This is an optimization exercise on Yosys and OpenROAD, whose aim is small area, not a production implementation.
In this exercise RTL edits were held to simulation tests only and were not proved equivalent to the original.
The series may have gaps, and a smaller design here may also do less where the tests do not look.
Power and IR drop assume default switching activity.

File: design/flow/design.v
`timescale 1ns / 1ps
module parking_meter(
input add1,
input add2,
input add3,
input add4,
input rst1,
input rst2,
input clk,
input rst,
output [6:0] seg_vector,
output a1,
output a2,
output a3,
output a4,
output [3:0] val1,
output [3:0] val2,
output [3:0] val3,
output [3:0] val4
    );
reg activate;
reg [13:0] timer;
reg [6:0] counter;
reg [1:0] curr_state;
parameter INIT = 0;
parameter LESS = 1;
parameter MORE = 2;
assign val1 = timer / 1000;
assign val2 = (timer % 1000) / 100;
assign val3 = (timer % 100) / 10;
assign val4 = timer % 10;
seven_seg_display ssd(
.time1(val1),
.time2(val2),
.time3(val3),
.time4(val4),
.activate(activate),
.clk(clk),
.rst(rst),
.seg_vector(seg_vector),
.a1(a1),
.a2(a2),
.a3(a3),
.a4(a4)
);
always@(posedge clk) begin
	if (rst)
		curr_state <= INIT;
	else if (timer == 0)
		curr_state <= INIT;
	else if (timer < 180)
		curr_state <= LESS;
	else
		curr_state <= MORE;
end
always@(posedge clk) begin
	if(rst) begin
		counter <= 0;
		activate <= 0;
	end
	else begin
		if (curr_state == LESS) begin
			if (timer % 2 == 1)
				activate <= 0;
			else
				activate <= 1;
			if (counter == 99)
				counter <= 0;
			else
				counter <= counter + 1'b1;
		end
		else begin
			if (counter == 49) begin
				counter <= counter + 1'b1;
				activate <= ~activate;
			end
			else if (counter == 99) begin
				counter <= 0;
				activate <= ~activate;
			end
			else
				counter <= counter + 1'b1;
		end
	end
end
always@(posedge clk) begin
	if (add1) begin
		if (timer + 60 > 9999)
			timer <= 9999;
		else
			timer <= timer + 60;
	end
	if (add2) begin
		if (timer + 120 > 9999)
			timer <= 9999;
		else
			timer <= timer + 120;
	end
	if (add3) begin
		if (timer + 180 > 9999)
			timer <= 9999;
		else
			timer <= timer + 180;
	end
	if (add4) begin
		if (timer + 300 > 9999)
			timer <= 9999;
		else
			timer <= timer + 300;
	end
	if (rst1)
		timer <= 16;
	if (rst2)
		timer <= 150;
	if (counter == 99)
		if (timer > 0)
			timer <= timer - 1'b1;
	if (rst)
		timer <= 0;
end
endmodule
module seven_seg_display(
input [3:0] time1,
input [3:0] time2,
input [3:0] time3,
input [3:0] time4,
input activate,
input clk,
input rst,
output reg [6:0] seg_vector,
output reg a1,
output reg a2,
output reg a3,
output reg a4
);
reg [1:0] state;
function [6:0] seven_seg_encoder;
input [3:0] digit;
case(digit)
0: seven_seg_encoder = 7'b0000001;
1: seven_seg_encoder = 7'b1001111;
2: seven_seg_encoder = 7'b0010010;
3: seven_seg_encoder = 7'b0000110;
4: seven_seg_encoder = 7'b1001100;
5: seven_seg_encoder = 7'b0100100;
6: seven_seg_encoder = 7'b0100000;
7: seven_seg_encoder = 7'b0001111;
8: seven_seg_encoder = 7'b0000000;
9: seven_seg_encoder = 7'b0000100;
default: seven_seg_encoder = 7'b1111111;
endcase
endfunction
always@(posedge clk) begin
if(rst) begin
	a1 <= 1; a2 <= 1; a3 <= 1; a4 <= 1;
	seg_vector <= 7'b1111111;
	state <= 0;
end
else begin
if(activate) begin
	case(state)
	0: begin
		a1 <= 0; a2 <= 1; a3 <= 1; a4 <= 1;
		end
	1: begin
		a1 <= 1; a2 <= 0; a3 <= 1; a4 <= 1;
		end
	2: begin
		a1 <= 1; a2 <= 1; a3 <= 0; a4 <= 1;
		end
	3: begin
		a1 <= 1; a2 <= 1; a3 <= 1; a4 <= 0;
		end
	default: begin
		a1 <= 1; a2 <= 1; a3 <= 1; a4 <= 1;
		end
	endcase
	case(state)
	0: seg_vector <= seven_seg_encoder(time1);
	1: seg_vector <= seven_seg_encoder(time2);
	2: seg_vector <= seven_seg_encoder(time3);
	3: seg_vector <= seven_seg_encoder(time4);
	endcase
end
else begin
	a1 <= 1; a2 <= 1; a3 <= 1; a4 <= 1;
	seg_vector <= 7'b1111111;
end
state <= state + 1'b1;
end
end
endmodule
File: design/flow/config.mk
export PLATFORM = sky130hd
export DESIGN_NAME = parking_meter
export DESIGN_NICKNAME = parking_meter
export VERILOG_FILES = /design/flow/design.v
export SDC_FILE = /design/flow/constraint.sdc
export NUM_CORES = 4
export LEC_CHECK = 0
export CAP_MARGIN = 20
export CORE_MARGIN = 2
export CORE_UTILIZATION = 40
export SLEW_MARGIN = 20
File: design/flow/constraint.sdc
create_clock -name core_clock -period 20.0 [get_ports {clk}]
set_input_delay 4.0000 -clock core_clock [delete_from_list [all_inputs] [get_ports {clk}]]
set_output_delay 4.0000 -clock core_clock [all_outputs]
set_load 0.01 [all_outputs]
File: design/flow/run.sh
#!/bin/bash
# synth_recipe.tcl (not shown) runs the flow's synth.tcl, then flattens the netlist and writes it again
# the make line also repeats each setting of config.mk as NAME=value (left out here)
make -C /OpenROAD-flow-scripts/flow DESIGN_CONFIG=/design/flow/config.mk WORK_HOME=/design/flow/orfs CLKGATE_MAP_FILE= SYNTH_SCRIPT=/design/flow/synth_recipe.tcl finish
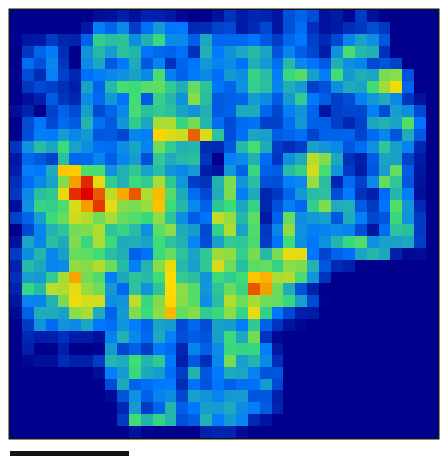
Figure 1: run 1, wire density map.
Scale bar: 50 µm. The die is cut into 36 by 36 equal tiles; dark blue is low, red is high, scaled to the fullest tile. Values are wire area over tile area, all layers added.
The mean over all tiles is 0.21. 13% of the tiles are over half the peak. The emptiest ninth of the die: south-east. 24% of the tiles are nearly empty.
total global-route track usage: 0.241
average wire per cell in the routed design: 18.8 µm

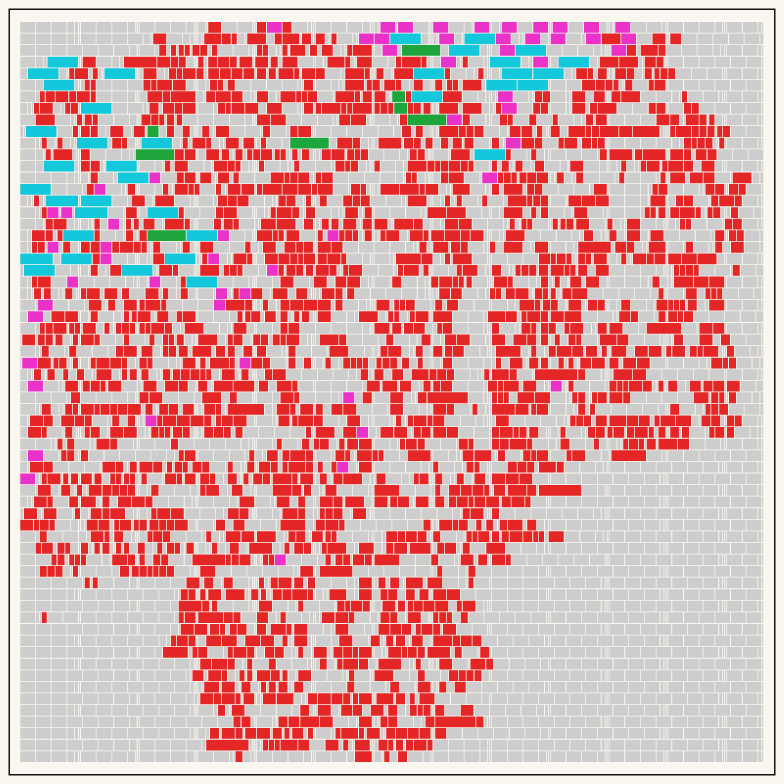
Figure 2: run 1, cells colored by class.
Fill, decap, tap and diode cells in gray.
flops: in cyan, cells 37, share of their area 5.9%. other buffers and delay cells: in magenta, cells 58, share of their area 4.2%. all other logic: in red, cells 1696, share of their area 89%. clock drivers and dummy loads: in green, cells 8, share of their area 1.2%.

==> summary.txt, run 1 <==
first-pass GRT wire length=66.6 mm; total gr overflow=0; DRC violation count after routing=0; worst hold stages=1; largest net degree at the start of global routing=55; time the worst path needs with I/O delays and setup=17680 ps; synthesis-to-finish area growth=5.60%; internal reg-to-reg setup slack=6170 ps; number of global-route vias before repair=12900; number of enable flip-flop cells after synthesis=0; number of hold-slack violations in the final timing report=0; PwrDens=88.3 nW/µm²; largest area contributor in the synthesized netlist=sky130_fd_sc_hd__xnor2_1; most utilized layer in the global route result=met2; Leakage=4.53 nW; hold crit path type=reg -> reg; leading cell type in the layout, fill and taps excluded=sky130_fd_sc_hd__nor2_1; starting utilization of the core area=0.405; fraction of synthesized area in multiplexers=0.0308; final-layout setup total negative slack=0 ps; CP arrival=13680 ps; type of element launching the critical path=flip-flop; horizontal die dimension=180 µm; CTS Hold Buffers Added=0; Placer Congestion=0.953; port bufs=34; Least-Margin Pin Slew=1010 ps; combined area of the multi-input logic cells=10900 µm²; number of placement rows=64; number of buffers outside the clock class in the layout=58; post-synthesis instance area=12300 µm²; post-detailed-route count of antenna-violating nets=0; cell type taking the most area=multi-input gates; sequential share of cell area=0.0572; Crit path largest cell delay=810 ps; master cell of the clock root buffer=sky130_fd_sc_hd__clkbuf_16; multi-input gate share of the layout cell area=0.837; top-count cell post-synth=sky130_fd_sc_hd__nor2_1; Avg Synthesized Cell Area=6.72 µm²; Crit. End Element=output pin; count of state elements after synthesis=37; max-cap viol count=0; overall die area=32200 µm²; Crit Path Category=reg -> out; complex-gate fraction of the synthesized area=0.401; placed inst area=12900 µm²; number of logic inverters in the finished layout=55; met1 usage=0.324; met3 track demand over resource in global routing=0.0290; clock tree from TritonCTS=yes; Largest register FFs=14; clock distribution area overhead in the final layout=0.0115; Initial DRC Count=1413; maximum fanout count along the critical path=28; final design instance area without fill=13000 µm²; post-CTS clock slew at the launch and capture registers of the worst setup and hold paths=60 ps; routed via count=14100; crit path to=val3[0]; share of final-layout standard cells stronger than drive strength 1=0.0928; number of multi-input combinational cells=1641; wire length on met2=18.9 mm; Ant. Diodes=0; detailed-router iteration count before antenna repair=6; result of the run=complete, no violations; Worst slew margin=0.312; commonest cells after routing, fill and taps aside=sky130_fd_sc_hd__nor2_1, sky130_fd_sc_hd__nand2_1, sky130_fd_sc_hd__a21oi_1; number of cell instances on the worst register-to-register path=48; startpoint of the worst setup timing path=timer[3]; routed wire length=41.4 mm; worst ir drop on vdd=83.1 µV; sequential fraction of the synthesis area=0.0601; synthesized instance count=1833; number of antenna violations at the first check in global routing=0; Vias per Instance=6.44; setup-violating endpoint count in the final report=0; RSZ-0062 raised after global routing=false; post-synthesis adder-cell area fraction=0.0571; tap cells=396; slowest library cell on the worst path=sky130_fd_sc_hd__a21oi_1; maximum buffer depth of the clock tree=2; worst r2r dst=ssd.seg_vector[2]; share of flip-flops with an asynchronous set or reset after synthesis=0; half-perimeter wire length of the detailed placement result=31.0 mm; share of final layout cell area taken by non-clock buffers=0.0400; number of clock sinks seen by CTS=37; y dimension of the die=180 µm; FF+latch area=744 µm²; post-CTS resize count=0; setup bufs post-CTS=0; Crit path required time=16000 ps; highest layer used for signal routing=met4; ranking of synthesized cells by area=sky130_fd_sc_hd__xnor2_1, sky130_fd_sc_hd__nor2_1, sky130_fd_sc_hd__dfxtp_1; RR Startpoint=timer[3]; num ports=35; filler cell count=3189; endpoint with the worst hold slack=counter[0]; post-synthesis share of cell area spent on and, or, nand and nor gates=0.295; Post-Synthesis Net Count=1888; Worst Hold Slack=465 ps; count of different cell masters after synthesis=133; leading registers by flop count=timer (14), counter (7), ssd.seg_vector (7); Yosys Warn Count=2; routing usage on met2=0.403; startpoint of the lowest-slack hold path=counter[0]; combinational family with the most area after synthesis=compound AO/OA/AOI/OAI gates; nets@finish=1853; # clk buffers=5; Max Slew Vio Count=0; Most used DFF post-synth=sky130_fd_sc_hd__dfxtp_1; upper clock frequency limit=56.6 MHz; routed length on met3=2.58 mm; number of H-tree levels=2; xor-xnor portion of the synthesized cell area=0.100; routed metal-1 wirelength=18.6 mm; Yosys top cell area share=0.0711; Std-Cell Core Area=30400 µm²; Final period util=0.884; register with the most flip-flops=timer; cell types with the highest counts after synthesis=sky130_fd_sc_hd__nor2_1, sky130_fd_sc_hd__nand2_1, sky130_fd_sc_hd__a21oi_1
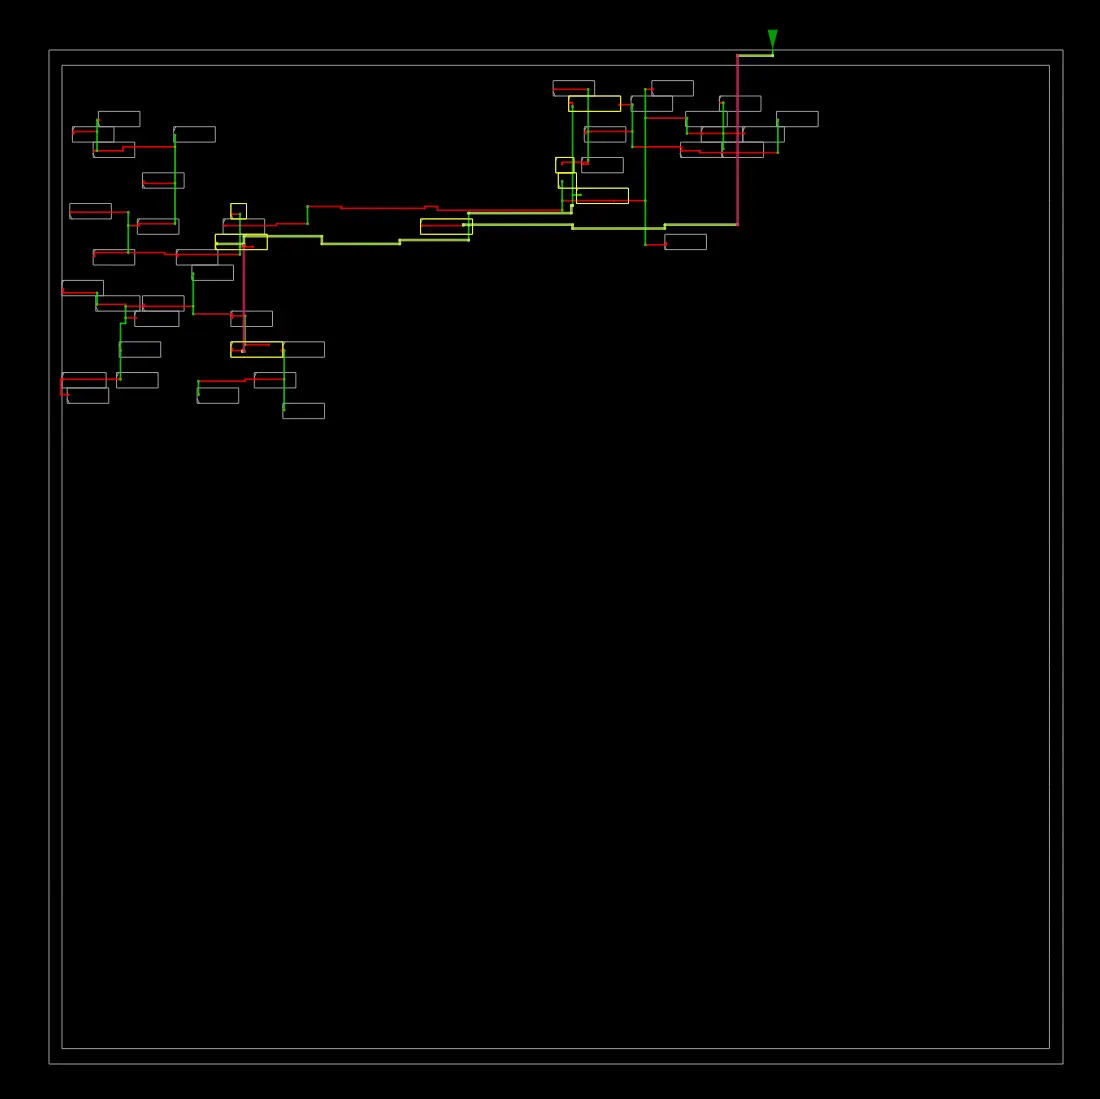
Figure 3: run 1, clock routing.
latest clock arrival within the worst-skew pair: 290 ps
cts bufs inserted: 5
Seq Cell Count: 37
Worst Skew: 11.0 ps
power in the clock group: 0.0827 mW

run 1: metrics by stage:
stage | total power [mW] | setup WS [ps] | std cells | utilization
floorplan | 0.820 | 4920 | 1833 | -
finish | 1.15 | 2320 | 2195 | 0.428
global route | 1.25 | 1230 | 2195 | 0.428
CTS | 1.13 | 2530 | 2195 | 0.428
detailed placement | 1.05 | 2840 | 2187 | 0.423
global placement | 1.04 | 3210 | 2187 | 0.423
run 1: report_power, final:
| part | total (mW) | switching [mW] | leakage (nW) | internal [mW] |
|---|---|---|---|---|
| Clock | 0.0827 | 0.0358 | 0.0704 | 0.0469 |
| Sequential | 0.0807 | 0.00264 | 0.305 | 0.0780 |
| Combinational | 0.985 | 0.613 | 4.15 | 0.372 |
| Total | 1.15 | 0.652 | 4.53 | 0.497 |
run 1: critical path, delay by kind of cell (launching register included):
kind | cells | cell delay [ps]
DFF | 1 | 300
AOI/OAI and AO/OA | 25 | 7380
muxes | 3 | 1530
buffers and inverters | 6 | 1450
and+or+nand+nor | 6 | 1710
adders and majority gates | 3 | 970
## Run 2: files that changed since run 1, shown whole
==> design/flow/design.v <==
module parking_meter(
input add1,
input add2,
input add3,
input add4,
input rst1,
input rst2,
input clk,
input rst,
output [6:0] seg_vector,
output a1,
output a2,
output a3,
output a4,
output [3:0] val1,
output [3:0] val2,
output [3:0] val3,
output [3:0] val4
    );
reg [3:0] t3, t2, t1, t0;    
reg [5:0] lfsr;              
reg half;                    
reg less;                    
reg activate;
reg [1:0] scan;
reg [3:0] shown;             
assign val1 = t3;
assign val2 = t2;
assign val3 = t1;
assign val4 = t0;
wire [3:0] q0, q1, q2, q3;   
wire z0, z1, z2, z3;         
wire [3:0] n1, n2, n3;       
wire c1, c2, sat, on;
assign q0[0] = (~t0[0]);
assign q0[1] = (~t0[0] & t0[3]) | (t0[0] & t0[1]) | (~t0[0] & ~t0[1] & t0[2]);
assign q0[2] = (~t0[0] & t0[3]) | (t0[0] & t0[2]) | (t0[1] & t0[2]);
assign q0[3] = (~t0[0] & ~t0[1] & ~t0[2] & ~t0[3]) | (t0[0] & t0[3]);
assign z0 = (~t0[0] & ~t0[1] & ~t0[2] & ~t0[3]);
assign q1[0] = (~t1[0]);
assign q1[1] = (~t1[0] & t1[3]) | (t1[0] & t1[1]) | (~t1[0] & ~t1[1] & t1[2]);
assign q1[2] = (~t1[0] & t1[3]) | (t1[0] & t1[2]) | (t1[1] & t1[2]);
assign q1[3] = (~t1[0] & ~t1[1] & ~t1[2] & ~t1[3]) | (t1[0] & t1[3]);
assign z1 = (~t1[0] & ~t1[1] & ~t1[2] & ~t1[3]);
assign q2[0] = (~t2[0]);
assign q2[1] = (~t2[0] & t2[3]) | (t2[0] & t2[1]) | (~t2[0] & ~t2[1] & t2[2]);
assign q2[2] = (~t2[0] & t2[3]) | (t2[0] & t2[2]) | (t2[1] & t2[2]);
assign q2[3] = (~t2[0] & ~t2[1] & ~t2[2] & ~t2[3]) | (t2[0] & t2[3]);
assign z2 = (~t2[0] & ~t2[1] & ~t2[2] & ~t2[3]);
assign q3[0] = (~t3[0]);
assign q3[1] = (~t3[0] & t3[3]) | (t3[0] & t3[1]) | (~t3[0] & ~t3[1] & t3[2]);
assign q3[2] = (~t3[0] & t3[3]) | (t3[0] & t3[2]) | (t3[1] & t3[2]);
assign q3[3] = (~t3[0] & ~t3[1] & ~t3[2] & ~t3[3]) | (t3[0] & t3[3]);
assign z3 = (~t3[0] & ~t3[1] & ~t3[2] & ~t3[3]);
wire [3:0] ka = add4 ? 4'd0 : add3 ? 4'd8 : add2 ? 4'd2 : 4'd6;
wire [1:0] kb = add4 ? 2'd3 : (add3 | add2) ? 2'd1 : 2'd0;
wire [4:0] s1 = t1 + ka;
assign c1 = s1 > 5'd9;
assign n1 = c1 ? s1 - 5'd10 : s1;
wire [4:0] s2 = t2 + kb + c1;
assign c2 = s2 > 5'd9;
assign n2 = c2 ? s2 - 5'd10 : s2;
assign n3[0] = ~((~t3[0] & ~c2) | (t3[0] & ~t3[3] & c2));
assign n3[1] = (t3[1] & ~c2) | (t3[0] & ~t3[1] & ~t3[3] & c2) | (~t3[0] & t3[1]);
assign n3[2] = (t3[2] & ~c2) | (t3[0] & t3[1] & ~t3[2] & c2) | (~t3[1] & t3[2]) | (~t3[0] & t3[2]);
assign n3[3] = (t3[3]) | (t3[0] & t3[1] & t3[2] & c2);
assign sat = (t3[0] & t3[3] & c2);
wire tnz = ~(z0 & z1 & z2 & z3);
wire hend = (lfsr[0] | lfsr[1] | lfsr[3] | lfsr[5]) == 1'b0;   
wire tick = hend & half & tnz;
wire anyadd = add1 | add2 | add3 | add4;
always @(posedge clk) begin
	if (rst)
		{t3, t2, t1, t0} <= 16'h0000;
	else if (tick) begin
		t0 <= q0;
		if (z0) t1 <= q1;
		if (z0 & z1) t2 <= q2;
		if (z0 & z1 & z2) t3 <= q3;
	end
	else if (rst2)
		{t3, t2, t1, t0} <= 16'h0150;
	else if (rst1)
		{t3, t2, t1, t0} <= 16'h0016;
	else if (anyadd) begin
		if (sat)
			{t3, t2, t1, t0} <= 16'h9999;
		else
			{t3, t2, t1} <= {n3, n2, n1};
	end
end
always @(posedge clk) begin
	if (rst | hend)
		lfsr <= 6'd1;
	else
		lfsr <= {lfsr[4:0], lfsr[5] ^ lfsr[0]};
end
always @(posedge clk) begin
	if (rst)
		half <= 0;
	else
		half <= half ^ hend;
end
always @(posedge clk) begin
	if (rst)
		less <= 0;
	else
		less <= tnz & z3 & ~t2[3] & ~t2[2] & ~t2[1] & ~(t2[0] & t1[3]);
end
always @(posedge clk) begin
	if (rst)
		activate <= 0;
	else if (less)
		activate <= ~t0[0];
	else if (hend)
		activate <= ~activate;
end
reg [3:0] sel;
always @* begin
	case (scan)
	2'd0: sel = t3;
	2'd1: sel = t2;
	2'd2: sel = t1;
	default: sel = t0;
	endcase
end
always @(posedge clk) begin
	if (rst) begin
		scan <= 0;
		shown <= 4'd15;
	end
	else begin
		scan <= scan + 1'b1;
		shown <= activate ? sel : 4'd15;
	end
end
assign a1 = ~(on & ~scan[1] & scan[0]);
assign a2 = ~(on & scan[1] & ~scan[0]);
assign a3 = ~(on & scan[1] & scan[0]);
assign a4 = ~(on & ~scan[1] & ~scan[0]);
assign seg_vector[0] = (~shown[1] & ~shown[2] & ~shown[3]) | (shown[0] & shown[1] & shown[2]);
assign seg_vector[1] = (shown[0] & ~shown[2] & ~shown[3]) | (shown[1] & ~shown[2]) | (shown[0] & shown[1]);
assign seg_vector[2] = (shown[0]) | (~shown[1] & shown[2]);
assign seg_vector[3] = (shown[0] & ~shown[1] & ~shown[2] & ~shown[3]) | (~shown[0] & ~shown[1] & shown[2]) | (shown[0] & shown[1] & shown[2]);
assign seg_vector[4] = (~shown[0] & shown[1] & ~shown[2]) | (shown[1] & shown[3]);
assign seg_vector[5] = ~((~shown[2]) | (~shown[0] & ~shown[1]) | (shown[0] & shown[1] & ~shown[3]));
assign seg_vector[6] = (shown[0] & ~shown[1] & ~shown[2] & ~shown[3]) | (~shown[0] & ~shown[1] & shown[2]) | (shown[2] & shown[3]);
assign on = (~shown[3]) | (~shown[1]);
endmodule
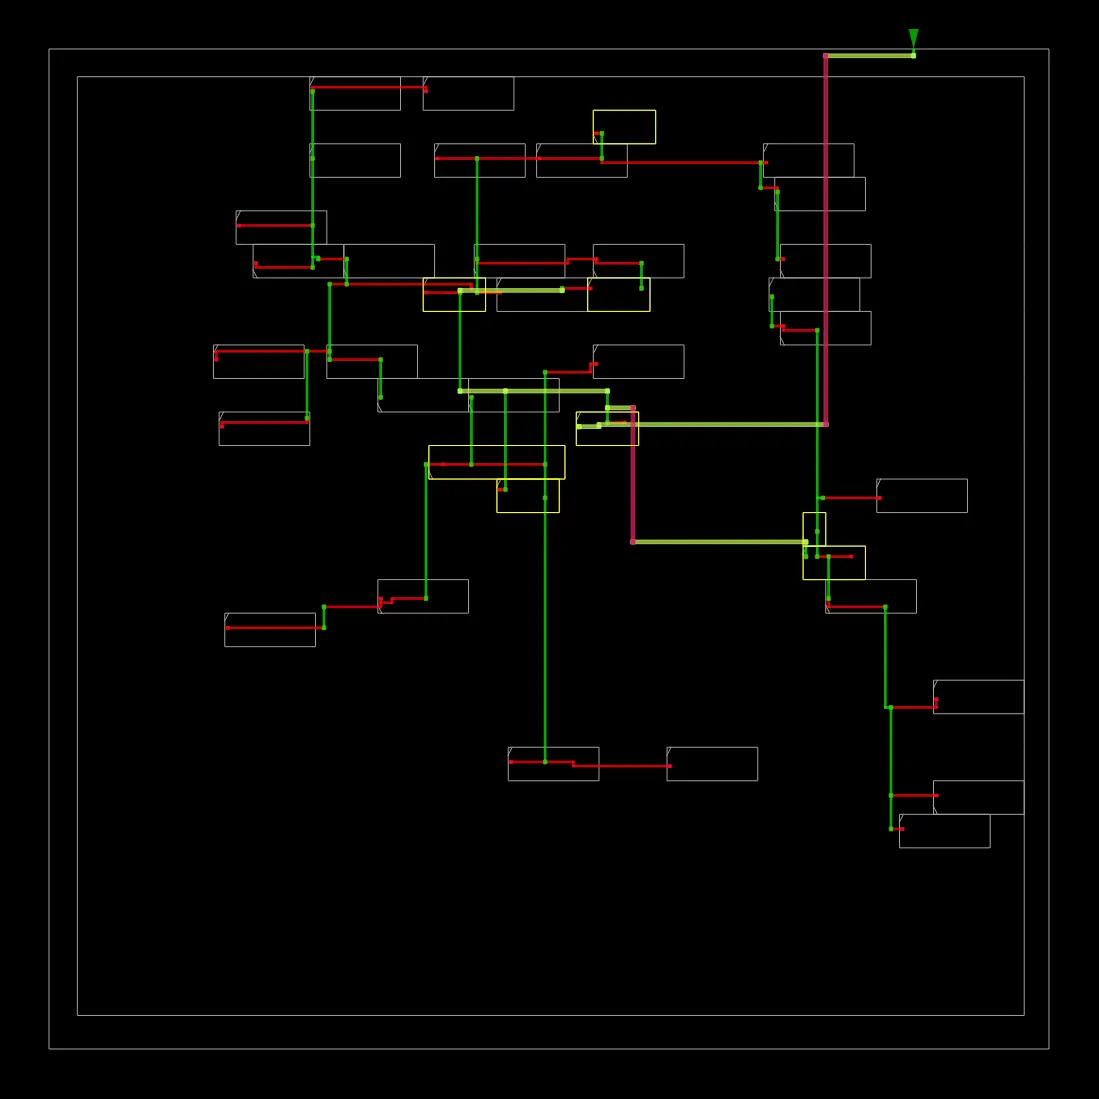
Figure 4: run 2, clock routing.
Seq Cell Count: 31
Worst Skew: 6.42 ps
latest clock arrival within the worst-skew pair: 280 ps
# clk buffers: 6

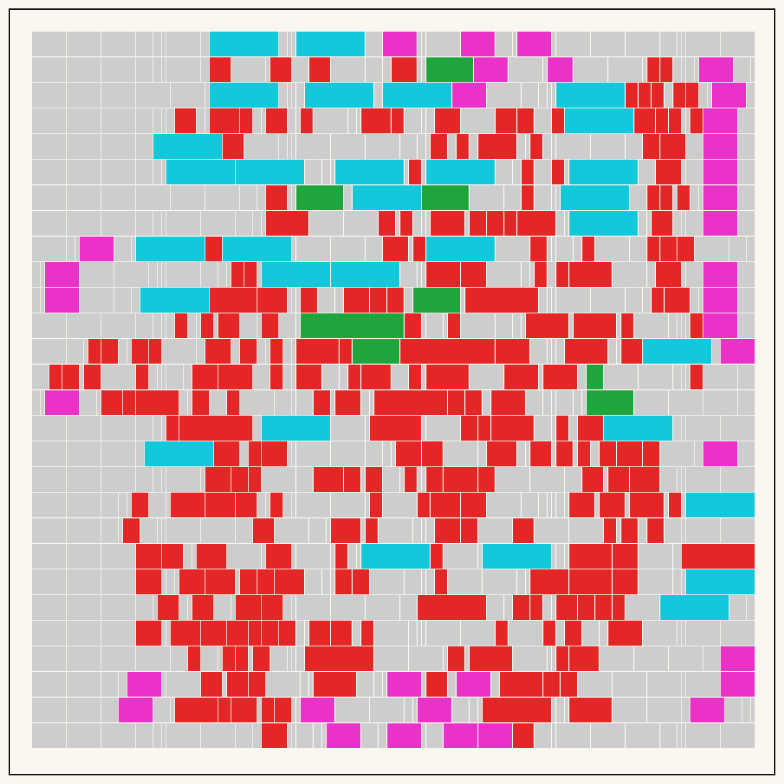
Figure 5: run 2, cells colored by class.
Fill, decap, tap and diode cells in gray.
other buffers and delay cells: in magenta, cells 35, share of their area 13%. all other logic: in red, cells 253, share of their area 61%. flops: in cyan, cells 31, share of their area 22%. clock drivers and dummy loads: in green, cells 8, share of their area 4.2%.

==> run 2 against run 1 <==
  * Still clean on timing, DRC and antenna
  * Wire length down 85%
  * First-iteration DRC count down 88%
  * Via count down 84%
  * Combinational power down 96%
  * Count of clock-buffer cells in the layout up 1
  * Flip-flop and latch count down 6
  * Register-to-register slack better by 9500 ps
  * Highest routed layer unchanged
==> summary.txt, run 2 <==
number of global-route vias before repair=2101; worst r2r dst=t3[1]; y dimension of the die=81.1 µm; clock tree from TritonCTS=yes; num ports=35; Buffers & Inverters on Critical Path=3; CP arrival=8560 ps; starting utilization of the core area=0.407; final design instance area without fill=2880 µm²; overall die area=6580 µm²; placed inst area=2760 µm²; Ant. Diodes=0; largest net degree at the start of global routing=27; max-cap viol count=0; time the worst path needs with I/O delays and setup=8360 ps; Least-Margin Pin Slew=633 ps; type of element launching the critical path=primary input; top-count cell post-synth=sky130_fd_sc_hd__nand2_1; RR Startpoint=t1[1]; share of final-layout standard cells stronger than drive strength 1=0.0765; worst hold stages=1; Crit path required time=20210 ps; crit-path leading delay family=adder cells; Crit path largest cell delay=540 ps; endpoint with the worst hold slack=lfsr[3]; number of hold-slack violations in the final timing report=0; cts bufs inserted=5; Leakage=1.09 nW; count of different cell masters after synthesis=60; Most used DFF post-synth=sky130_fd_sc_hd__dfxtp_1; internal reg-to-reg setup slack=15680 ps; Vias per Instance=5.79; synthesis-to-finish area growth=20.8%; crit path to=t3[1]; number of enable flip-flop cells after synthesis=0; maximum fanout count along the critical path=9; Worst slew margin=0.577; highest layer used for signal routing=met4; first-pass GRT wire length=10.1 mm; number of placement rows=28; nets@finish=349; largest area contributor in the synthesized netlist=sky130_fd_sc_hd__dfxtp_1; startpoint of the lowest-slack hold path=lfsr[2]; met1 usage=0.269; upper clock frequency limit=120 MHz; detailed-router iteration count before antenna repair=8; average wire per cell in the routed design=15.0 µm; Yosys Warn Count=1; RSZ-0062 raised after global routing=false; worst ir drop on vdd=30.5 µV; Initial DRC Count=166; post-detailed-route count of antenna-violating nets=0; total gr overflow=0; result of the run=complete, no violations; Largest register FFs=6; master cell of the clock root buffer=sky130_fd_sc_hd__clkbuf_8; setup bufs post-CTS=0; final-layout setup total negative slack=0 ps; register with the most flip-flops=lfsr; PwrDens=62.2 nW/µm²; post-CTS clock slew at the launch and capture registers of the worst setup and hold paths=70 ps; routed via count=2326; CTS Hold Buffers Added=0; DRC violation count after routing=0; Std-Cell Core Area=5850 µm²; post-CTS resize count=0; synthesized instance count=298; port bufs=34; most utilized layer in the global route result=met2; setup-violating endpoint count in the final report=0; ranking of synthesized cells by area=sky130_fd_sc_hd__dfxtp_1, sky130_fd_sc_hd__ha_1, sky130_fd_sc_hd__nand2_1; number of H-tree levels=2; startpoint of the worst setup timing path=add4; maximum buffer depth of the clock tree=2; routed length on met3=339 µm; number of antenna violations at the first check in global routing=0; Placer Congestion=0.850; sequential fraction of the synthesis area=0.261; routing usage on met2=0.318; commonest cells after routing, fill and taps aside=sky130_fd_sc_hd__nand2_1, sky130_fd_sc_hd__clkdlybuf4s50_1, sky130_fd_sc_hd__dfxtp_1; slowest library cell on the worst path=sky130_fd_sc_hd__clkdlybuf4s50_1; Yosys top cell area share=0.261; wire length on met2=2.75 mm; post-synthesis instance area=2380 µm²; Avg Synthesized Cell Area=7.99 µm²; total stage count of the critical path=17; Post-Synthesis Net Count=321; routed metal-1 wirelength=2.89 mm; hold crit path type=reg -> reg; number of clock sinks seen by CTS=31; total global-route track usage=0.194; count of state elements after synthesis=31; cell types with the highest counts after synthesis=sky130_fd_sc_hd__nand2_1, sky130_fd_sc_hd__dfxtp_1, sky130_fd_sc_hd__nor2_1; horizontal die dimension=81.1 µm; Final period util=0.418; Crit Path Category=in -> reg; Max Slew Vio Count=0
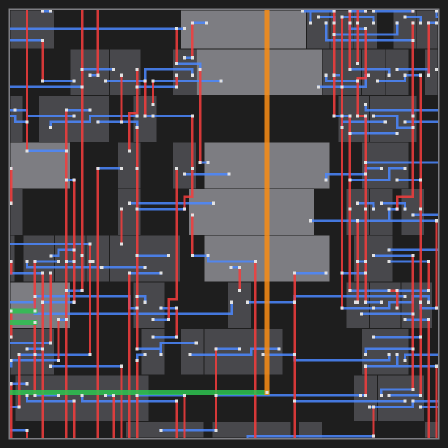
Figure 6: run 2, layout detail.
Window x 48 to 73, y 48 to 73 µm. Cells in gray, sequential cells in the stronger gray; small squares are vias.
met3: in green. met2: in red. met1: in blue. met4: in orange.
48 logic cells have their middle in the window. Most frequent: nand2_1 (12), inv_1 (6). Sequential cells in the window: 5. Netlist names of flops here include `shown` (4), `scan` (1).

-- run 2: logic make-up (layout without fill, tap and decap cells) --
family,after synthesis,count (layout),synth area share
fa+ha+maj,15,15,0.0883
mux,3,3,0.0142
simple gates,112,112,0.262
compound gates,100,100,0.305
flops,31,31,0.261
buf+inv,34,63,0.0584
xor+xnor,3,3,0.0110
-- run 2: through the flow --
step | setup WS [ps] | std cells | power, mW | hold slack (ps) | util
after floorplan | 12330 | 298 | 0.0999 | 406 | -
after global placement | 11520 | 394 | 0.115 | 408 | 0.471
after detailed placement | 11350 | 394 | 0.115 | 426 | 0.471
after CTS | 11630 | 402 | 0.180 | 442 | 0.491
after global routing | 11160 | 402 | 0.189 | 461 | 0.491
final | 11640 | 402 | 0.179 | 437 | 0.491
-- run 2: area by class of cell --
cell class / count / area, µm²
clock buffer: 6 / 82.6
clock inverter: 2 / 35.0
fill: 576 / 2980
inverter: 20 / 75.1
multi-input combinational: 233 / 1620
sequential: 31 / 621
tap: 75 / 93.8
timing repair buffer: 35 / 348
-- run 2: report_power, final --
| part | switching, mW | internal [mW] |
|---|---|---|
| Combinational | 0.0226 | 0.0210 |
| Clock | 0.0243 | 0.0403 |
| Sequential | 0.00563 | 0.0649 |
--- run 3 (diff from run 2) ---
--- a/design/flow/design.v
+++ b/design/flow/design.v
@@ -54,10 +54,12 @@
 assign z3 = (~t3[0] & ~t3[1] & ~t3[2] & ~t3[3]);
-wire [3:0] ka = add4 ? 4'd0 : add3 ? 4'd8 : add2 ? 4'd2 : 4'd6;
-wire [1:0] kb = add4 ? 2'd3 : (add3 | add2) ? 2'd1 : 2'd0;
-wire [4:0] s1 = t1 + ka;
-assign c1 = s1 > 5'd9;
-assign n1 = c1 ? s1 - 5'd10 : s1;
-wire [4:0] s2 = t2 + kb + c1;
-assign c2 = s2 > 5'd9;
-assign n2 = c2 ? s2 - 5'd10 : s2;
+assign n1[1] = ~((t1[1] & ~t1[2] & ~add4) | (~t1[1] & t1[2] & ~add3 & ~add2) | (t1[3] & ~add3) | (~t1[1] & add4) | (t1[1] & ~add4 & add2) | (t1[1] & ~add4 & add3) | (~t1[1] & ~t1[2] & ~t1[3] & add3));
+assign n1[2] = (~t1[1] & ~t1[2] & ~add4 & ~add3 & ~add2) | (t1[2] & add4) | (t1[1] & ~t1[2] & ~add4 & ~add3 & add2) | (~t1[1] & t1[2] & ~add3 & add2) | (t1[1] & t1[2] & add3) | (t1[3] & ~add4 & add3);
+assign n1[3] = ~((t1[2] & ~add2) | (t1[1] & add3) | (t1[3] & ~add4) | (~t1[3] & add4) | (~t1[1] & ~add4 & ~add3) | (t1[2] & add3) | (t1[1] & ~t1[2] & add2));
+assign c1 = ~((add4) | (~t1[1] & ~t1[2] & ~t1[3]) | (~t1[3] & ~add3 & add2) | (~t1[2] & ~t1[3] & ~add3));
+assign n1[0] = t1[0];
+assign n2[0] = (t2[0] & ~add4 & ~add3 & ~add2 & ~c1) | (~t2[0] & ~add4 & ~add3 & ~add2 & c1) | (~t2[0] & add4 & ~c1) | (t2[0] & add4 & c1) | (~t2[0] & add3 & ~c1) | (t2[0] & add3 & c1) | (~t2[0] & add2 & ~c1) | (t2[0] & add2 & c1);
+assign n2[1] = ~((~t2[0] & t2[1] & add4 & ~c1) | (~t2[0] & t2[3] & ~c1) | (~t2[0] & ~t2[1] & ~add4 & ~c1) | (t2[0] & t2[1] & ~add4 & c1) | (t2[3] & ~add4) | (t2[1] & ~add4 & add3 & c1) | (t2[0] & t2[1] & ~add4 & add3) | (~t2[1] & ~t2[3] & add4 & c1) | (t2[0] & ~t2[1] & ~t2[3] & add4) | (t2[1] & ~add4 & add2 & c1) | (t2[0] & t2[1] & ~add4 & add2) | (t2[1] & t2[2] & add4) | (~t2[1] & ~add4 & ~add3 & ~add2 & ~c1) | (~t2[0] & ~t2[1] & ~add4 & ~add3 & ~add2));
+assign n2[2] = ~((~t2[2] & ~add4 & ~add3 & ~add2 & ~c1) | (~t2[0] & ~t2[1] & ~t2[2] & ~c1) | (~t2[1] & ~t2[2] & ~add4) | (~t2[0] & ~t2[2] & ~add4 & ~add3 & ~add2) | (t2[0] & t2[1] & t2[2] & c1) | (t2[2] & add4 & c1) | (t2[0] & t2[2] & add4) | (t2[1] & t2[2] & add4) | (t2[3]) | (~t2[0] & ~t2[2] & ~add4 & ~c1) | (t2[1] & t2[2] & add3 & c1) | (t2[0] & t2[1] & t2[2] & add3) | (t2[1] & t2[2] & add2 & c1) | (t2[0] & t2[1] & t2[2] & add2));
+assign n2[3] = ~((t2[0] & t2[1] & add4) | (t2[1] & add4 & c1) | (~t2[2] & ~t2[3]) | (t2[3] & add4) | (~t2[1] & t2[2] & ~add4) | (t2[0] & ~t2[2] & c1) | (~t2[0] & ~t2[1] & add4 & ~c1) | (~t2[0] & t2[2] & ~add4 & ~c1) | (t2[0] & ~t2[2] & add2) | (~t2[2] & add3 & c1) | (~t2[2] & add2 & c1) | (t2[0] & ~t2[2] & add3) | (t2[0] & t2[1] & ~add3 & ~add2 & ~c1) | (~t2[0] & t2[1] & ~add3 & ~add2 & c1));
+assign c2 = ~((~add4 & ~add3 & ~add2 & ~c1) | (~t2[0] & ~add4 & ~c1) | (~t2[0] & ~add4 & ~add3 & ~add2) | (~t2[1] & ~t2[3]) | (~t2[2] & ~t2[3]) | (t2[2] & ~add4) | (~t2[0] & t2[2] & ~c1));
 assign n3[0] = ~((~t3[0] & ~c2) | (t3[0] & ~t3[3] & c2));
@@ -132,3 +134,3 @@
 	else begin
-		scan <= scan + 1'b1;
+		scan <= {scan[1] ^ scan[0], ~scan[0]};
 		shown <= activate ? sel : 4'd15;
==> design/flow/flow/run.sh (new file) <==
#!/bin/bash
# Own layout flow: the standard flow (standard.sh) with three changes that
# only affect how much cell area the layout uses:
#  - synthesis is the standard flow's own script (synth_recipe.tcl, same registers), but
#    ABC maps the combinational logic with an area-oriented script;
#  - the port buffers are buf_1 instead of the default clkdlybuf4s50_1;
#  - the clock tree is built from clkbuf_8 without dummy loads.
# Each tool's output is in orfs/logs/; make's own output is in flow.log.
set -euo pipefail
W=$PWD
export MY_ABC_SCRIPT=$W/flow/abc_area.script
export FLOW_SYNTH_TCL=$W/synth_recipe.tcl
CTS="-sink_clustering_enable -repair_clock_nets -dont_use_dummy_load -buf_list sky130_fd_sc_hd__clkbuf_8 -root_buf sky130_fd_sc_hd__clkbuf_8 -sink_clustering_size 40 -sink_clustering_max_diameter 200"
bash standard.sh \
  SYNTH_SCRIPT=$W/flow/my_synth.tcl \
  "BUFFER_PORTS_ARGS=-buffer_cell sky130_fd_sc_hd__buf_1" \
  "CTS_ARGS=$CTS" \
  finish > $W/flow.log 2>&1
==> design/flow/flow/abc_area.script (new file) <==
strash
&get -n
&deepsyn -T 10
&put
&get -n
&dch -f
&nf -R 1000
&put
==> design/flow/flow/my_synth.tcl (new file) <==
# Runs the standard flow's synthesis script unchanged except for the ABC script used for
# the combinational logic (registers are mapped before ABC and are untouched).
proc abc {args} {
  set i [lsearch -exact $args -script]
  if {$i >= 0} { lset args [expr {$i + 1}] $::env(MY_ABC_SCRIPT) }
  set j [lsearch -exact $args -D]
  if {$j >= 0} { set args [lreplace $args $j [expr {$j + 1}]] }
  puts "abc (own script): $args"
  yosys abc {*}$args
}
source $::env(FLOW_SYNTH_TCL)
==> design/flow/standard.sh (new file) <==
#!/bin/bash
# synth_recipe.tcl (not shown) runs the flow's synth.tcl, then flattens the netlist and writes it again
# the make line also repeats each setting of config.mk as NAME=value (left out here)
make -C /OpenROAD-flow-scripts/flow DESIGN_CONFIG=/design/flow/config.mk WORK_HOME=/design/flow/orfs CLKGATE_MAP_FILE= SYNTH_SCRIPT=/design/flow/synth_recipe.tcl "${@:-finish}"
--- a/design/flow/config.mk
+++ b/design/flow/config.mk
@@ -7,2 +7,3 @@
 export LEC_CHECK = 0
+export ABC_AREA = 1
 export CAP_MARGIN = 20
removed: design/flow/run.sh
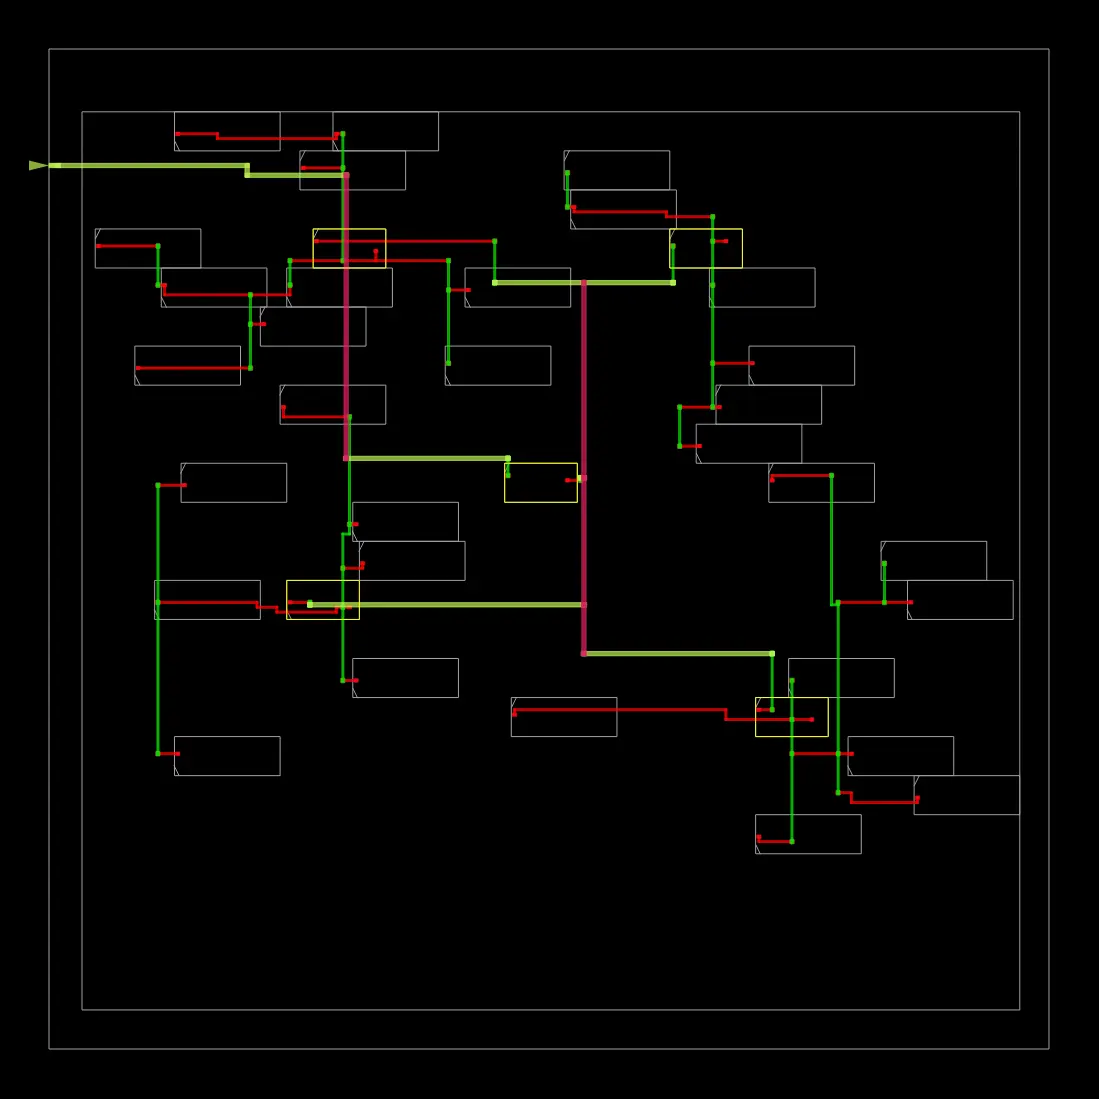
Figure 7: run 3, clock routing.
number of clock sinks seen by CTS: 31
latest clock arrival within the worst-skew pair: 290 ps
power in the clock group: 0.0432 mW
Worst Skew: 17.5 ps
# clk buffers: 5

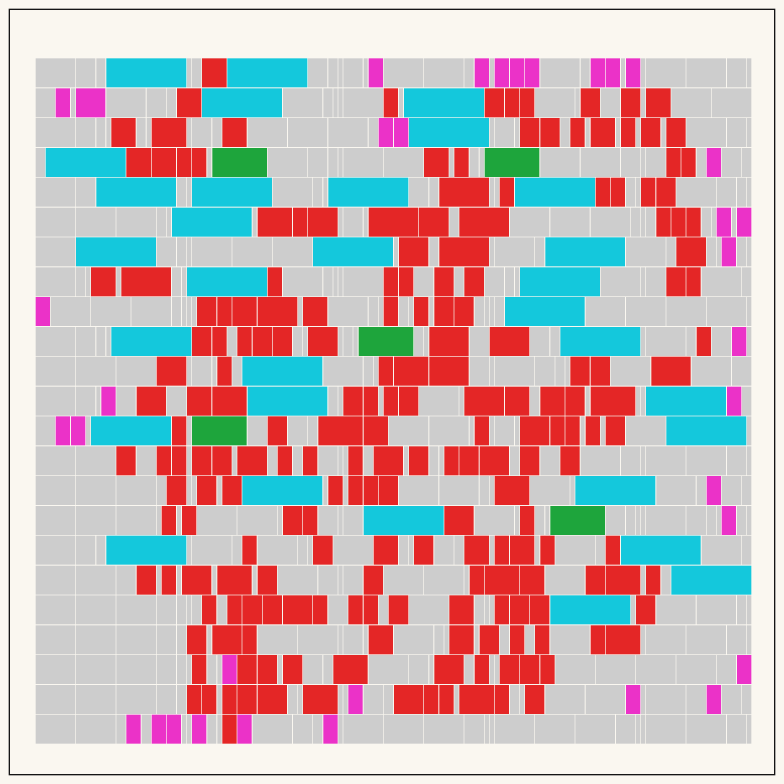
Figure 8: run 3, cells colored by class.
Fill, decap, tap and diode cells in gray.
flops: in cyan, cells 31, share of their area 32%. other buffers and delay cells: in magenta, cells 35, share of their area 7.0%. all other logic: in red, cells 200, share of their area 57%. cells driving clock nets: in green, cells 5, share of their area 3.6%.
Std-Cell Core Area: 4090 µm²
share of the core filled with cells in the final layout: 0.487
final design instance area without fill: 1990 µm²

==> run 3 against run 2 <==
  * Still clean on timing, DRC and antenna
  * Cell count shrank 20%
  * Clock power shrank 33%
  * Fmax grew 36%
  * Count of clock-buffer cells in the layout shrank 1
  * First-iteration DRC count shrank 14%
  * Clock skew grew 11 ps
  * Largest cell class unchanged
  * Largest power group unchanged
  * Highest routed layer unchanged
==> summary.txt, run 3 <==
combined area of the multi-input logic cells=1060 µm²; Buffers & Inverters on Critical Path=2; Crit Path Category=in -> reg; startpoint of the lowest-slack hold path=lfsr[4]; power in sequential cells=0.0707 mW; filler cell count=418; Logic power comb=0.0256 mW; FF+latch area=621 µm²; worst ir drop on vdd=45.4 µV; synthesis-to-finish area growth=15.5%; half-perimeter wire length of the detailed placement result=3.27 mm; time the worst path needs with I/O delays and setup=6150 ps; share of flip-flops with an asynchronous set or reset after synthesis=0; Yosys Warn Count=1; portion of total power attributed to combinational logic=0.184; upper clock frequency limit=163 MHz; detailed-router iteration count before antenna repair=4; Clock power frac=0.310; Least-Margin Pin Slew=981 ps; maximum fanout count along the critical path=9; setup-violating endpoint count in the final report=0; Avg Synthesized Cell Area=7.46 µm²; result of the run=complete, no violations; commonest cells after routing, fill and taps aside=sky130_fd_sc_hd__nor2_1, sky130_fd_sc_hd__buf_1, sky130_fd_sc_hd__dfxtp_1; total gr overflow=0; Placer Congestion=0.850; count of state elements after synthesis=31; placed inst area=1920 µm²; Worst slew margin=0.339; post-detailed-route count of antenna-violating nets=0; CP arrival=6340 ps; number of standard cells in the final layout excluding fillers=321; y dimension of the die=69.7 µm; Ant. Diodes=0; average wire per cell in the routed design=14.1 µm; post-CTS resize count=0; Crit path required time=20190 ps; DRC violation count after routing=0; setup bufs post-CTS=0; first-pass GRT wire length=7.61 mm; hold crit path type=reg -> reg; clock tree from TritonCTS=yes; Largest register FFs=6; switching share of total power=0.299; largest area contributor in the synthesized netlist=sky130_fd_sc_hd__dfxtp_1; Most used DFF post-synth=sky130_fd_sc_hd__dfxtp_1; max-cap viol count=0; share of final-layout standard cells stronger than drive strength 1=0.0221; Worst Hold Slack=442 ps; count of different cell masters after synthesis=38; num ports=35; cts bufs inserted=5; register with the most flip-flops=lfsr; routed via count=1827; Yosys top cell area share=0.360; number of placement rows=23; Vias per Instance=5.69; final-layout setup total negative slack=0 ps; Worst Setup Slack post-DPL=13600 ps; Post-Synthesis Net Count=244; top-count cell post-synth=sky130_fd_sc_hd__nor2_1; Crit. End Element=flip-flop; maximum buffer depth of the clock tree=2; horizontal die dimension=69.7 µm; placed cells=316; Initial DRC Count=143; cell types with the highest counts after synthesis=sky130_fd_sc_hd__nor2_1, sky130_fd_sc_hd__dfxtp_1, sky130_fd_sc_hd__nand2_1; setup ws final=13850 ps; sequential fraction of the synthesis area=0.360; RSZ-0062 raised after global routing=false; number of enable flip-flop cells after synthesis=0; RR Startpoint=t1[1]; Reg power frac=0.507; ranking of synthesized cells by area=sky130_fd_sc_hd__dfxtp_1, sky130_fd_sc_hd__nor2_1, sky130_fd_sc_hd__a21oi_1; slowest library cell on the worst path=sky130_fd_sc_hd__a21o_1; post-synthesis instance area=1720 µm²; PwrDens=70.1 nW/µm²; Max Slew Vio Count=0; total global-route track usage=0.195; number of global-route vias before repair=1685; synthesized instance count=231; number of hold-slack violations in the final timing report=0; leading cell type in the layout, fill and taps excluded=sky130_fd_sc_hd__nor2_1; port bufs=34; Final period util=0.307
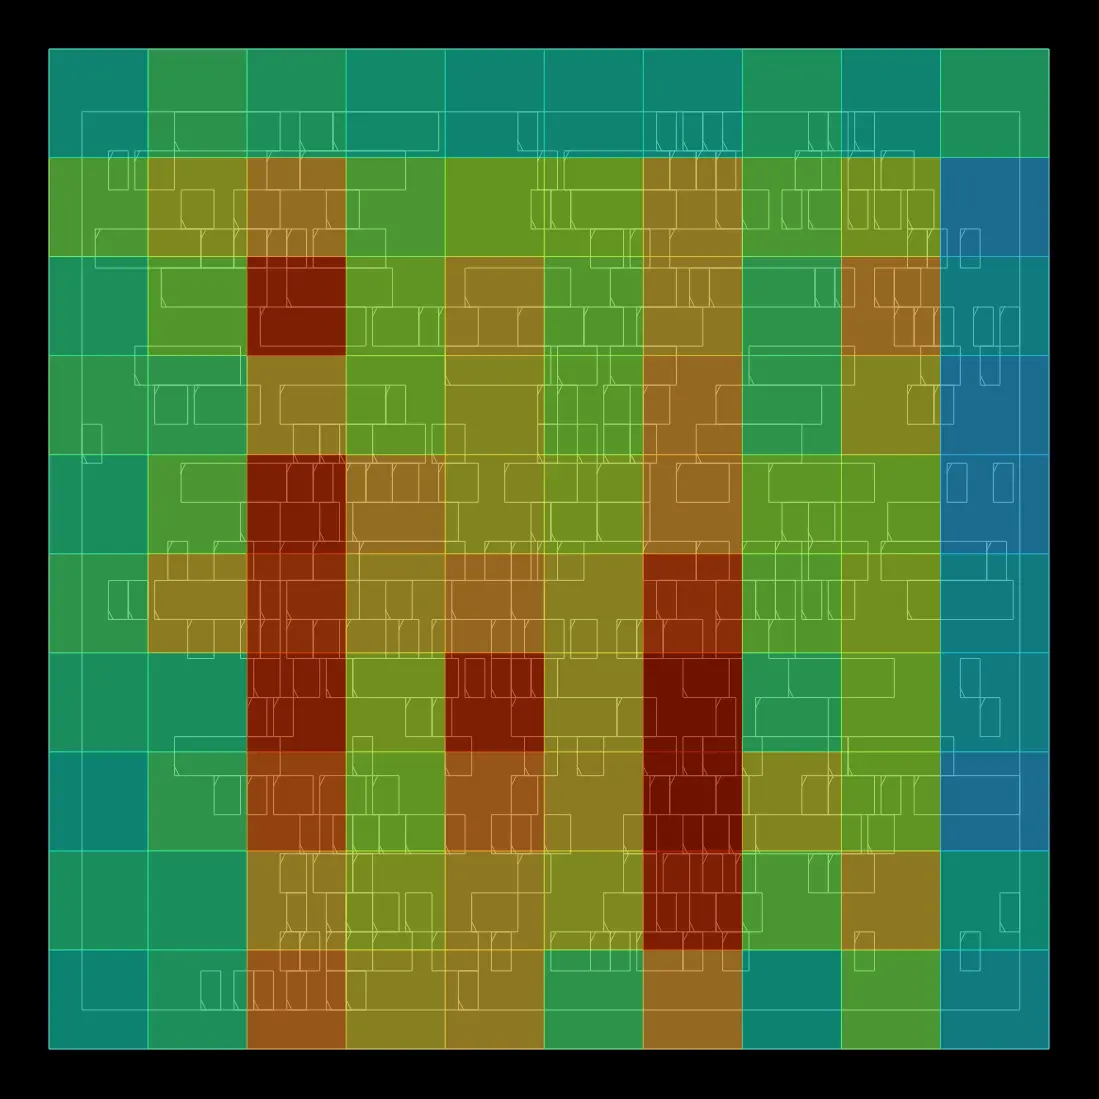
Figure 9: run 3, track usage over the die.
most utilized layer in the global route result: met2
routing usage on met2: 0.291
met3 track demand over resource in global routing: 0.0698

-- run 3: per-layer routing --
metal  global-route usage  share of wire  routed length, µm
met2                0.291           0.44               1980
met5                    0              0                  0
met4               0.0812          0.013                 60
met3               0.0698          0.074                333
met1                0.254           0.47               2140
-- run 3: kinds of logic (layout without fill, tap and decap cells) --
logic type,Yosys count,count (layout),share of synthesized area
AOI/OAI and AO/OA,79,79,0.292
xor gates and xnor gates,3,3,0.0152
adders and majority gates,5,5,0.0363
buffers and inverters,11,51,0.0239
DFF,31,31,0.360
muxes,2,2,0.0123
and+or+nand+nor,100,100,0.261
-- run 3: area by class of cell --
cell class | instances | share of cell area
Timing Repair Buffer | 35 | 0.0679
Tap cell | 50 | 0.0314
Clock buffer | 5 | 0.0346
Multi-Input combinational cell | 189 | 0.534
Inverter | 11 | 0.0207
Sequential cell | 31 | 0.312
-- run 3: final timing paths --
check / end / slack (ps) / depth (start not counted)
max: t1[2] / 13850 / 13
min: lfsr[5] / 440 / 1
max reg2reg: t3[3] / 16300 / 14
min reg2reg: lfsr[5] / 440 / 1

## Gallery

M2 wires.
(a)
Scale bar: 20 µm.
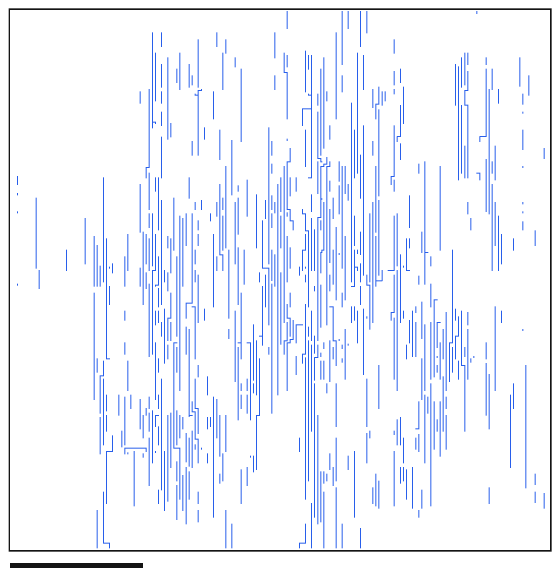
(b)
Scale bar: 50 µm.
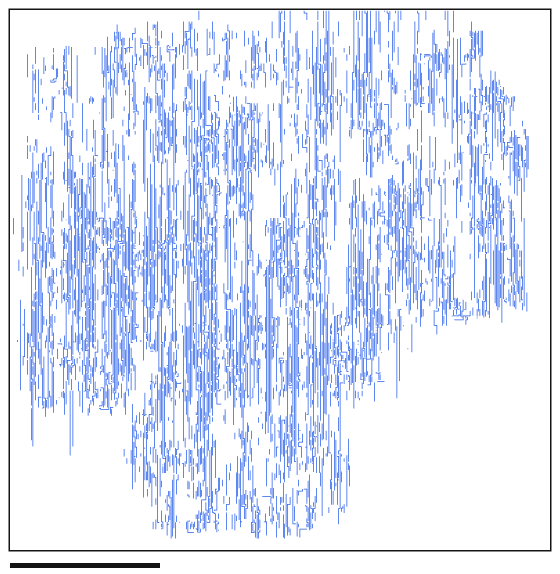
(c)
Scale bar: 20 µm.
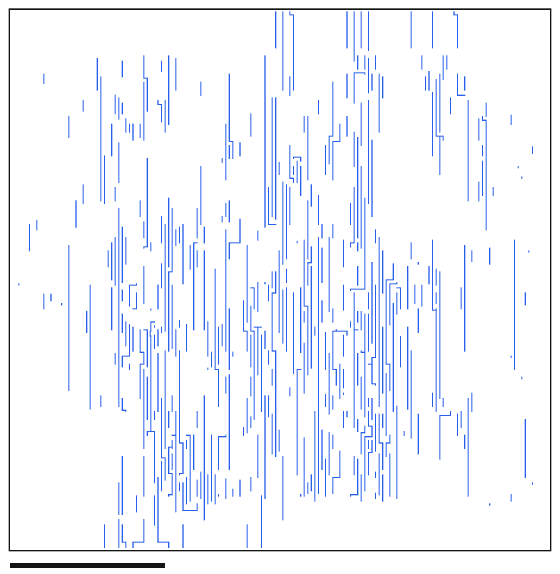
run 2 -> (a)
run 3 -> (c)
run 1 -> (b)

Key to (c):
The layer carries 1980 µm of wire. The wires run mostly vertical.

[afterwards: timing with drivers on the ports]
Ports are ideal in the flow. The routed layouts listed here were re-timed in OpenROAD. Step 1 assumes that a clkbuf_16 drives the clock port and a buf_2 every other input. Step 2 moves the port delays by t, midway between the first and last clock arrival at a register: inputs arrive t later, outputs are due t later. That takes back most of the time a late clock gives input paths. Slacks: ideal ports / drivers / drivers and shift; pairs: ideal ports / drivers.
run	t (ns)	setup WS [ns]	worst setup path at the end	slew at the worst register clock pin (ns)
run 1	0.328	2.322 / 2.283 / 2.611	register to output	0.07 / 0.07
run 2	0.305	11.642 / 11.648 / 11.343	input to register	0.07 / 0.07
run 3	0.302	13.851 / 13.854 / 13.551	input to register	0.07 / 0.07
After both steps setup and hold are still met in every run listed. The setup slack of run 3, which loses most, moves by +0.003 ns with the drivers and by -0.300 ns with both steps.
